Background: an optimization exercise with open tools, aiming at small area and a short achievable clock period. Do not read the settings as production practice.
Function was checked by simulation only, so behaviour that the tests miss may differ from the original.

==> flow/design.v <==
module ahb_slave_if
#(parameter WIDTH=32)
(
    input   wire                hclk_i,
    input   wire                hresetn_i,
    input   wire                hsel_i,
    input   wire[WIDTH-1:0]     haddr_i,
    input   wire                hwrite_i,
    input   wire[1:0]           htrans_i,
    input   wire[2:0]           hsize_i,
    input   wire[2:0]           hburst_i,
    input   wire[WIDTH-1:0]     hwdata_i,
    input   wire[3:0]           hmaster_i,
    input   wire                hmastlock_i,
    output  reg[WIDTH-1:0]      hrdata_o,
    output  wire                hready_o,
    output  wire[1:0]           hresp_o,
    output  wire[15:0]          hsplit_o,
    output   wire               enable_o,
    output   wire[1:0]          opcode_o,
    output   wire[15:0]         operate_a_o,
    output   wire[15:0]         operate_b_o
);
parameter IDLE   = 2'b00;
parameter BUSY   = 2'b01;
parameter NONSEQ = 2'b10;
parameter SEQ    = 2'b11;
wire hwrite;
wire hread ;
reg             enable_r;
reg[1:0]        opcode_r;
reg[15:0]       operate_a_r;
reg[15:0]       operate_b_r;
reg[WIDTH-1:0]  res_r;
reg             hwrite_r;
reg[1:0]        htrans_r;
reg[2:0]        hsize_r;
reg[2:0]        hburst_r;
reg[WIDTH-1:0]  haddr_r;
assign hready_o = 1'b1;
assign hresp_o = 2'b00;
assign hsplit_o = 16'b0;
assign hwrite = hwrite_r && (htrans_r==NONSEQ || htrans_r==SEQ);
assign hread  = !hwrite_r && (htrans_r==NONSEQ || htrans_r==SEQ);
assign enable_o = enable_r;
assign opcode_o = opcode_r;
assign operate_a_o = operate_a_r;
assign operate_b_o = operate_b_r;
always @(posedge hclk_i or negedge hresetn_i) 
  begin
    if(!hresetn_i)
      begin
        hwrite_r    <= 1'b0;
        htrans_r    <= 2'b0;
        hsize_r     <= 3'b0;
        hburst_r    <= 3'b0;
        haddr_r     <= 32'b0;
      end
    else if(hsel_i)
      begin
        hwrite_r    <= hwrite_i;
        htrans_r    <= htrans_i;
        hsize_r     <= hsize_i ;
        hburst_r    <= hburst_i;
        haddr_r     <= haddr_i ;
      end
    else
      begin
        hwrite_r    <= 1'b0;
        htrans_r    <= 2'b0;
        hsize_r     <= 3'b0;
        hburst_r    <= 3'b0;
      end
  end
always @(posedge hclk_i or negedge hresetn_i) 
  begin
    if(!hresetn_i)
      begin
            enable_r <= 1'b0;        
            opcode_r <= 2'b00;
            operate_a_r <= 16'b00;
            operate_b_r <= 16'b00;
      end
    else if(hwrite)
      begin
        case(haddr_r) 
          32'h00:   enable_r    <= hwdata_i[0];
          32'h04:   opcode_r    <= hwdata_i[1:0];
          32'h08:      operate_a_r <= hwdata_i[15:0];
          32'h0C:      operate_b_r <= hwdata_i[15:0];
        endcase
      end
  end
always @(*)
  begin
    hrdata_o = 32'b0;
    if(hread)
      begin
        case(haddr_r) 
          32'h00:   hrdata_o  = {31'b0,enable_r};
          32'h04:   hrdata_o  = {30'b0,opcode_r};
          32'h08:      hrdata_o  = {16'b0,operate_a_r};
          32'h0C:      hrdata_o  = {16'b0,operate_b_r}; 
          default:        hrdata_o  = 32'b0;
        endcase
      end
  end
endmodule
module ahb_slave_calc 
#(parameter WIDTH=32)
(
    input   wire            enable_i,
    input   wire[1:0]       opcode_i,
    input   wire[15:0]      operate_a_i,
    input   wire[15:0]      operate_b_i,
    output  reg[WIDTH-1:0]  operate_res_o
); 
parameter OPCODE_ADD = 2'b00;
parameter OPCODE_SUB = 2'b01;
parameter OPCODE_MUL = 2'b10;
parameter OPCODE_DIV = 2'b11;
always @(*)
begin
  if(enable_i)
    begin
      case(opcode_i)
          OPCODE_ADD:operate_res_o = operate_a_i + operate_b_i;
          OPCODE_SUB:operate_res_o = operate_a_i - operate_b_i;
          OPCODE_MUL:operate_res_o = operate_a_i * operate_b_i;
          OPCODE_DIV:operate_res_o = (operate_b_i == 16'b0) ? 32'hFFFFFFFF : operate_a_i / operate_b_i;
      endcase
    end
  else
    begin
      operate_res_o = 32'b0;
    end
end 
endmodule
module ahb_calc_top 
(
    input   wire           hclk_i,
    input   wire           hresetn_i,
    input   wire           hsel_i,
    input   wire[31:0]     haddr_i,
    input   wire           hwrite_i,
    input   wire[1:0]      htrans_i,
    input   wire[2:0]      hsize_i,
    input   wire[2:0]      hburst_i,
    input   wire[31:0]     hwdata_i,
    input   wire[3:0]      hmaster_i,
    input   wire           hmastlock_i,
    output  wire[31:0]     hrdata_o,
    output  wire           hready_o,
    output  wire[1:0]      hresp_o,
    output  wire[15:0]     hsplit_o,
    output  wire[31:0]     operate_res
);
wire            enable;
wire[1:0]       opcode;
wire[15:0]      operate_a;
wire[15:0]      operate_b;
ahb_slave_if ahb_slave_if_u1
                            (
                            .hclk_i(hclk_i),
                            .hresetn_i(hresetn_i),
                            .hsel_i(hsel_i),
                            .haddr_i(haddr_i),
                            .hwrite_i(hwrite_i),
                            .htrans_i(htrans_i),
                            .hsize_i(hsize_i),
                            .hburst_i(hburst_i),
                            .hwdata_i(hwdata_i),
                            .hmaster_i(hmaster_i),
                            .hmastlock_i(hmastlock_i),
                            .hrdata_o(hrdata_o),
                            .hready_o(hready_o),
                            .hresp_o(hresp_o),
                            .hsplit_o(hsplit_o),
                            .enable_o(enable),
                            .opcode_o(opcode),
                            .operate_a_o(operate_a),
                            .operate_b_o(operate_b)
                            );
ahb_slave_calc ahb_slave_calc_u1
                            (
                            .enable_i(enable),
                            .opcode_i(opcode),
                            .operate_a_i(operate_a),
                            .operate_b_i(operate_b),
                            .operate_res_o(operate_res)
                            );
endmodule  
==> flow/run.sh <==
#!/bin/bash
# synth_recipe.tcl (not shown) runs the flow's synth.tcl, then flattens the netlist and writes it again
# the make line also repeats each setting of config.mk as NAME=value (left out here)
make -C /OpenROAD-flow-scripts/flow DESIGN_CONFIG=/design/flow/config.mk WORK_HOME=/design/flow/orfs CLKGATE_MAP_FILE= SYNTH_SCRIPT=/design/flow/synth_recipe.tcl finish
==> flow/config.mk <==
export PLATFORM = sky130hd
export DESIGN_NAME = ahb_calc_top
export DESIGN_NICKNAME = ahb_calc_top
export VERILOG_FILES = /design/flow/design.v
export SDC_FILE = /design/flow/constraint.sdc
export NUM_CORES = 4
export LEC_CHECK = 0
export CAP_MARGIN = 20
export CORE_MARGIN = 2
export CORE_UTILIZATION = 40
export SLEW_MARGIN = 20
==> flow/constraint.sdc <==
create_clock -name core_clock -period 130.0 [get_ports {hclk_i}]
set_input_delay 26.0000 -clock core_clock [delete_from_list [all_inputs] [get_ports {hclk_i}]]
set_output_delay 26.0000 -clock core_clock [all_outputs]
set_load 0.01 [all_outputs]
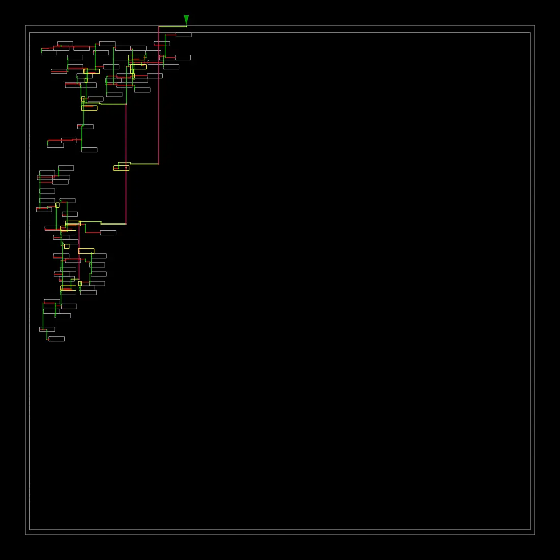
*The clock network*
clock buffers: 11
CTS Sinks: 69
seq_cells: 69

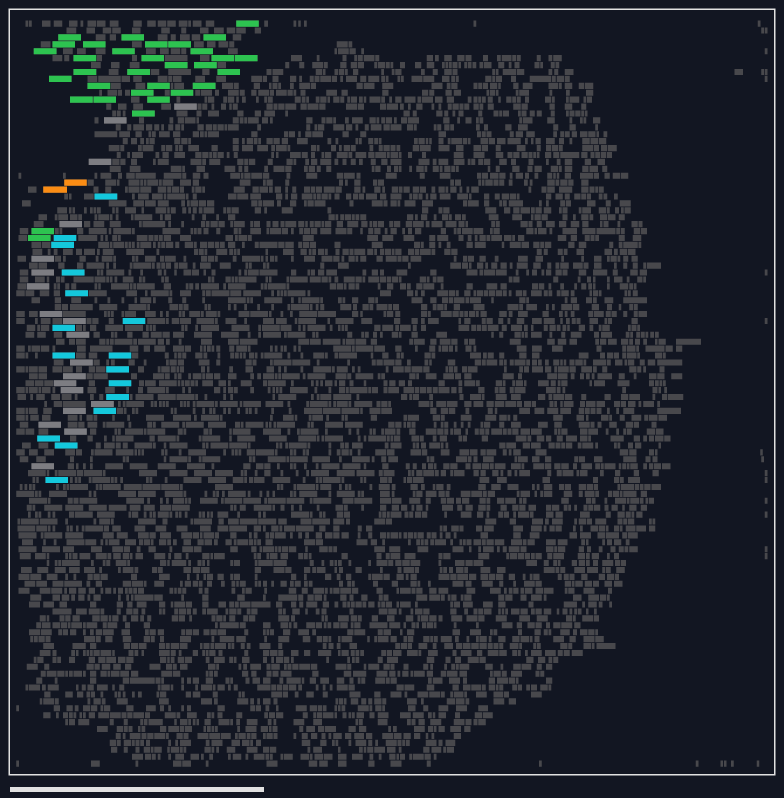
*Where the registers sit*
The bar under the picture is 100 um long.
Green stands for ahb_slave_if_u1.haddr_r, sequential cells 32, where north-west. Orange stands for ahb_slave_if_u1.opcode_r, sequential cells 2. Cyan stands for ahb_slave_if_u1.operate_a_r, sequential cells 16, where west.
Another 19 sequential cells are not colored.
register area: 1728 um^2
Seq/total area: 4.547%
final core occ: 43.74%

==> metrics.md <==
| Metric | Value |
|---|---|
| Fraction of area in multi-input gates | 83.27% |
| # IOs | 164 |
| DRT iter0 DRCs | around 2100 |
| Area leader, netlist | ha_1 |
| Place WS | roughly 3.6 ns |
| Compound-Gate Fraction of Synth Area | 24.74% |
| MaxCap Viol Count | 0 |
| Share of layout cells above drive strength 1 | roughly 9% |
| Crit start category | flop |
| Clock slew at reported path FFs | 0.05 ns |
| Netlist Area Pre-Place | 35150 um^2 |
| Buffers, non-clock | 190 |
| CP peak stage delay | 0.73 ns |
| Final WL | 106400 um |
| Post-Syn Instances | 4618 |
| CTS tree | done |
| PostCTS Resize Cnt | 0 |
| Inverters excl. clock | 332 |
| Worst Setup SP | ahb_slave_if_u1.operate_b_r[2] |
| CP most frequent cell | o21a_1 |
| Fin Setup TNS | 0 ns |
| Crit-path leading delay family | compound AO/OA/AOI/OAI gates |
| ANT nets after route | 0 |
| Placed Area | 37450 um^2 |
| Via count | 33700 |
| Synth-to-Final Area Change | 8.104% |
| H-tree depth | 3 |
| Proportion of synthesized chip area in sequential cells | under 10% |
| RR Endpoint | ahb_slave_if_u1.operate_a_r[9] |
| Signal buffers share of area | 4.398% |
| CP Depth | 415 |
| Hold-fix buffers at CTS | 0 |
| Post-DR vias/cell | 5.786 |
| Commonest cells after routing, fill and taps aside | ha_1, nand2_1, nor2_1, inv_1, a21oi_1 |
| Final worst slack | 7.898 ns |
| Total Routing Usage GR | 23.27% |
| Path type of the worst setup path | flop to primary output |
| Cts bufs inserted | 9 |
| Post-Synth Simple-Gate Area | 22.32% |
| Die area | about 90000 um^2 |
| Finished Cell Area | between 30000 and 40000 um^2 |
| Slowest cell on crit path | or4_1 |
| Post-CTS Setup Repair Bufs | 0 |
| Setup violators final | 0 |
| Core area | just under 90000 um^2 |
| Antenna violations before repair | 0 |
| Hold Crit Start | ahb_slave_if_u1.haddr_r[21] |
| Post-Layout Cell Count | ~5800 |
| Reg2Reg Setup Slack | 127.00 ns |
| Hold crit path type | flop to flop |
| Worst Path Max Fanout | 34 |
| Final Hold Viols | 0 |
| CP endpoint | operate_res[0] |
| Slew Viols, Final | 0 |
| Hold Path Depth | 1 |
| First-pass GRT wire length | 171400 um |
| Cells after DPL | 5798 |
| Worst path buffer plus inverter count | 15 |
| GRT overflow | 0 |
| Row count | around 110 |
| Fin nets | 5471 |
| R2R cell count | 5 |
| Max Root-Sink Buffers | 2 |
| Commonest non-fill, non-tap cell in the layout | ha_1 |
| DR DRC count | 0 |
| Fillers | 8830 |
| Critical Path RT | 104.00 ns |
| Number of synthesized flops with an enable pin | 0 |
| Worst skew pair latency | ~0.34 ns |
| Number of synthesized register bits | 69 |
| Yosys cell types | 136 |
| Post-synthesis mux area share | 6.082% |
| Hpwl dp | around 84000 um |
| Layout clock area frac | less than 1% |
| Max-slew headroom | 33.04% |
| Adder-cell area share of the yosys netlist | 30.05% |
| Async S/R FF share, synth | 100.0% |
| Multi-In Gates | between 4000 and 5000 |
| Antenna diode count | 1 |
| Syn. warnings | 2 |
| Final min period | 122.10 ns |
| Largest net degree at the start of global routing | 70 |
| Drt first pass iters | 5 |
| Xor/xnor share of the synthesized area | 5.602% |
| Mean Syn Cell Area | 7.613 um^2 |
| Status | complete, no violations |
| Worst Hold End | ahb_slave_if_u1.haddr_r[21] |
| CP arrival | 96.10 ns |
| Top FF cell, synth | dfrtp_1 |
| Worst reg2reg startpoint | ahb_slave_if_u1.haddr_r[11] |
| Initial core utilization | about two fifths |
| Area of the multi-input gates | 31650 um^2 |
| Ranking of synthesized cells by area | ha_1, fa_1, nand2_1 |
| TAP cells | 1155 |
| Crit share post-route | 93.92% |
| Fmax achieved | around 0.008 GHz |
| Area fraction of the dominant cell type after synthesis | 18.86% |
| Main combinational cell family by area after synthesis | adder cells |
| Slew @ Worst Pin | ~1.0 ns |
| Clk_skew | roughly 0.0052 ns |
| Largest cell class | multi-input combinational cells |
| Vias in the first global route | 32250 |
| DR WL/cell | 18.27 um |
| Gpl congestion | between 0.9 and 1 |
| WHS | between 0.5 and 0.6 ns |
| Root Driver | clkbuf_16 |
| Crit. End Element | primary output |
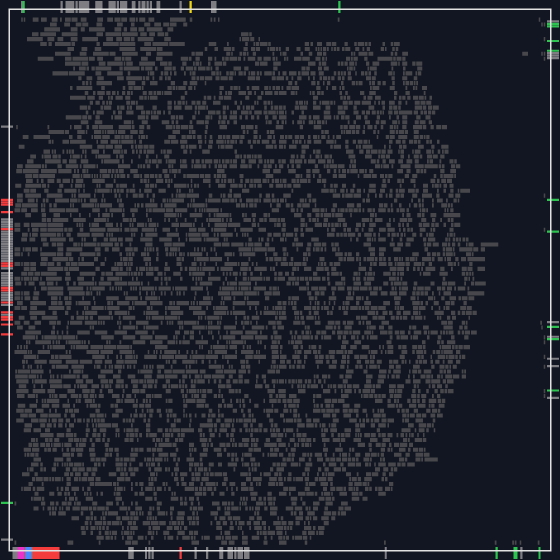
*I/O pins on the die edge*
Pins as bars across the die edge, other pins in gray.
Magenta stands for hmaster_i, pins 4, direction input, edge south. Yellow stands for hresetn_i, pins 1, direction input, edge north. Green stands for hsplit_o, pins 16, direction output, edge 9 east, 4 south, 2 north, 1 west. Red stands for hwdata_i, pins 32, direction input, edge 17 south, 15 west. Blue stands for hsize_i, pins 3, direction input, edge south.
Die X: 300.5 um
Port Buffers: 100
die height: 300.5 um

registers in the layout, summed over array words and instances (netlist names):
signal,flops
ahb_slave_if_u1.haddr_r,32
ahb_slave_if_u1.enable_r,1
ahb_slave_if_u1.hwrite_r,1
ahb_slave_if_u1.operate_b_r,16
ahb_slave_if_u1.htrans_r,1
ahb_slave_if_u1.opcode_r,2
ahb_slave_if_u1.operate_a_r,16
kinds of logic after synthesis:
| logic type | Yosys count |
|---|---|
| other | 2 |
| buffers and inverters | 536 |
| AOI/OAI and AO/OA | 1242 |
| xor gates and xnor gates | 224 |
| and+or+nand+nor | 1627 |
| DFF | 69 |
| adders and majority gates | 727 |
| muxes | 191 |
metal layers:
metal  track usage, %  part of all wire [%]  wire, um  vias up
met5                0                     0         0        -
met4            5.881                   2.6      2731        0
met3            2.511                   5.2      5563      109
met2            38.09                    44     47340      785
met1            32.54                    48     50780    16100
li1                 -                     -         -    16710
synthesized netlist by cell type, drive strengths merged (78+ instances only):
cell and number:
clkbuf 132, a21oi 282, xor2 89, nand3 78, o21ai 192, inv 330
and2 95, nor3 213, o31ai 144, o21a 192, fa 196, nand2 524
nor2 396, ha 530, mux2 143, xnor2 135

-- port drivers added, routing unchanged --
How much do the figures lean on ideal ports? The routed layout below was timed once more, with nothing changed but the port constraints. Step 1, drivers: a clkbuf_16 drives hclk_i and a buf_2 each remaining input, both assumed. Step 2 moves the port delays by t, midway between the first and last clock arrival at a register: inputs arrive t later, outputs are due t later. That takes back most of the time a late clock gives input paths. a / b / c = ideal / step 1 / step 2; a / b = the first two.
t, ns: 0.381
slack for setup (ns): 7.898 / 7.854 / 8.234
worst register clock-pin slew, ns: 0.06 / 0.06
After both steps this run still meets setup and hold. For this run, drivers alone change the setup slack by -0.044 ns; drivers and shift together by +0.336 ns.
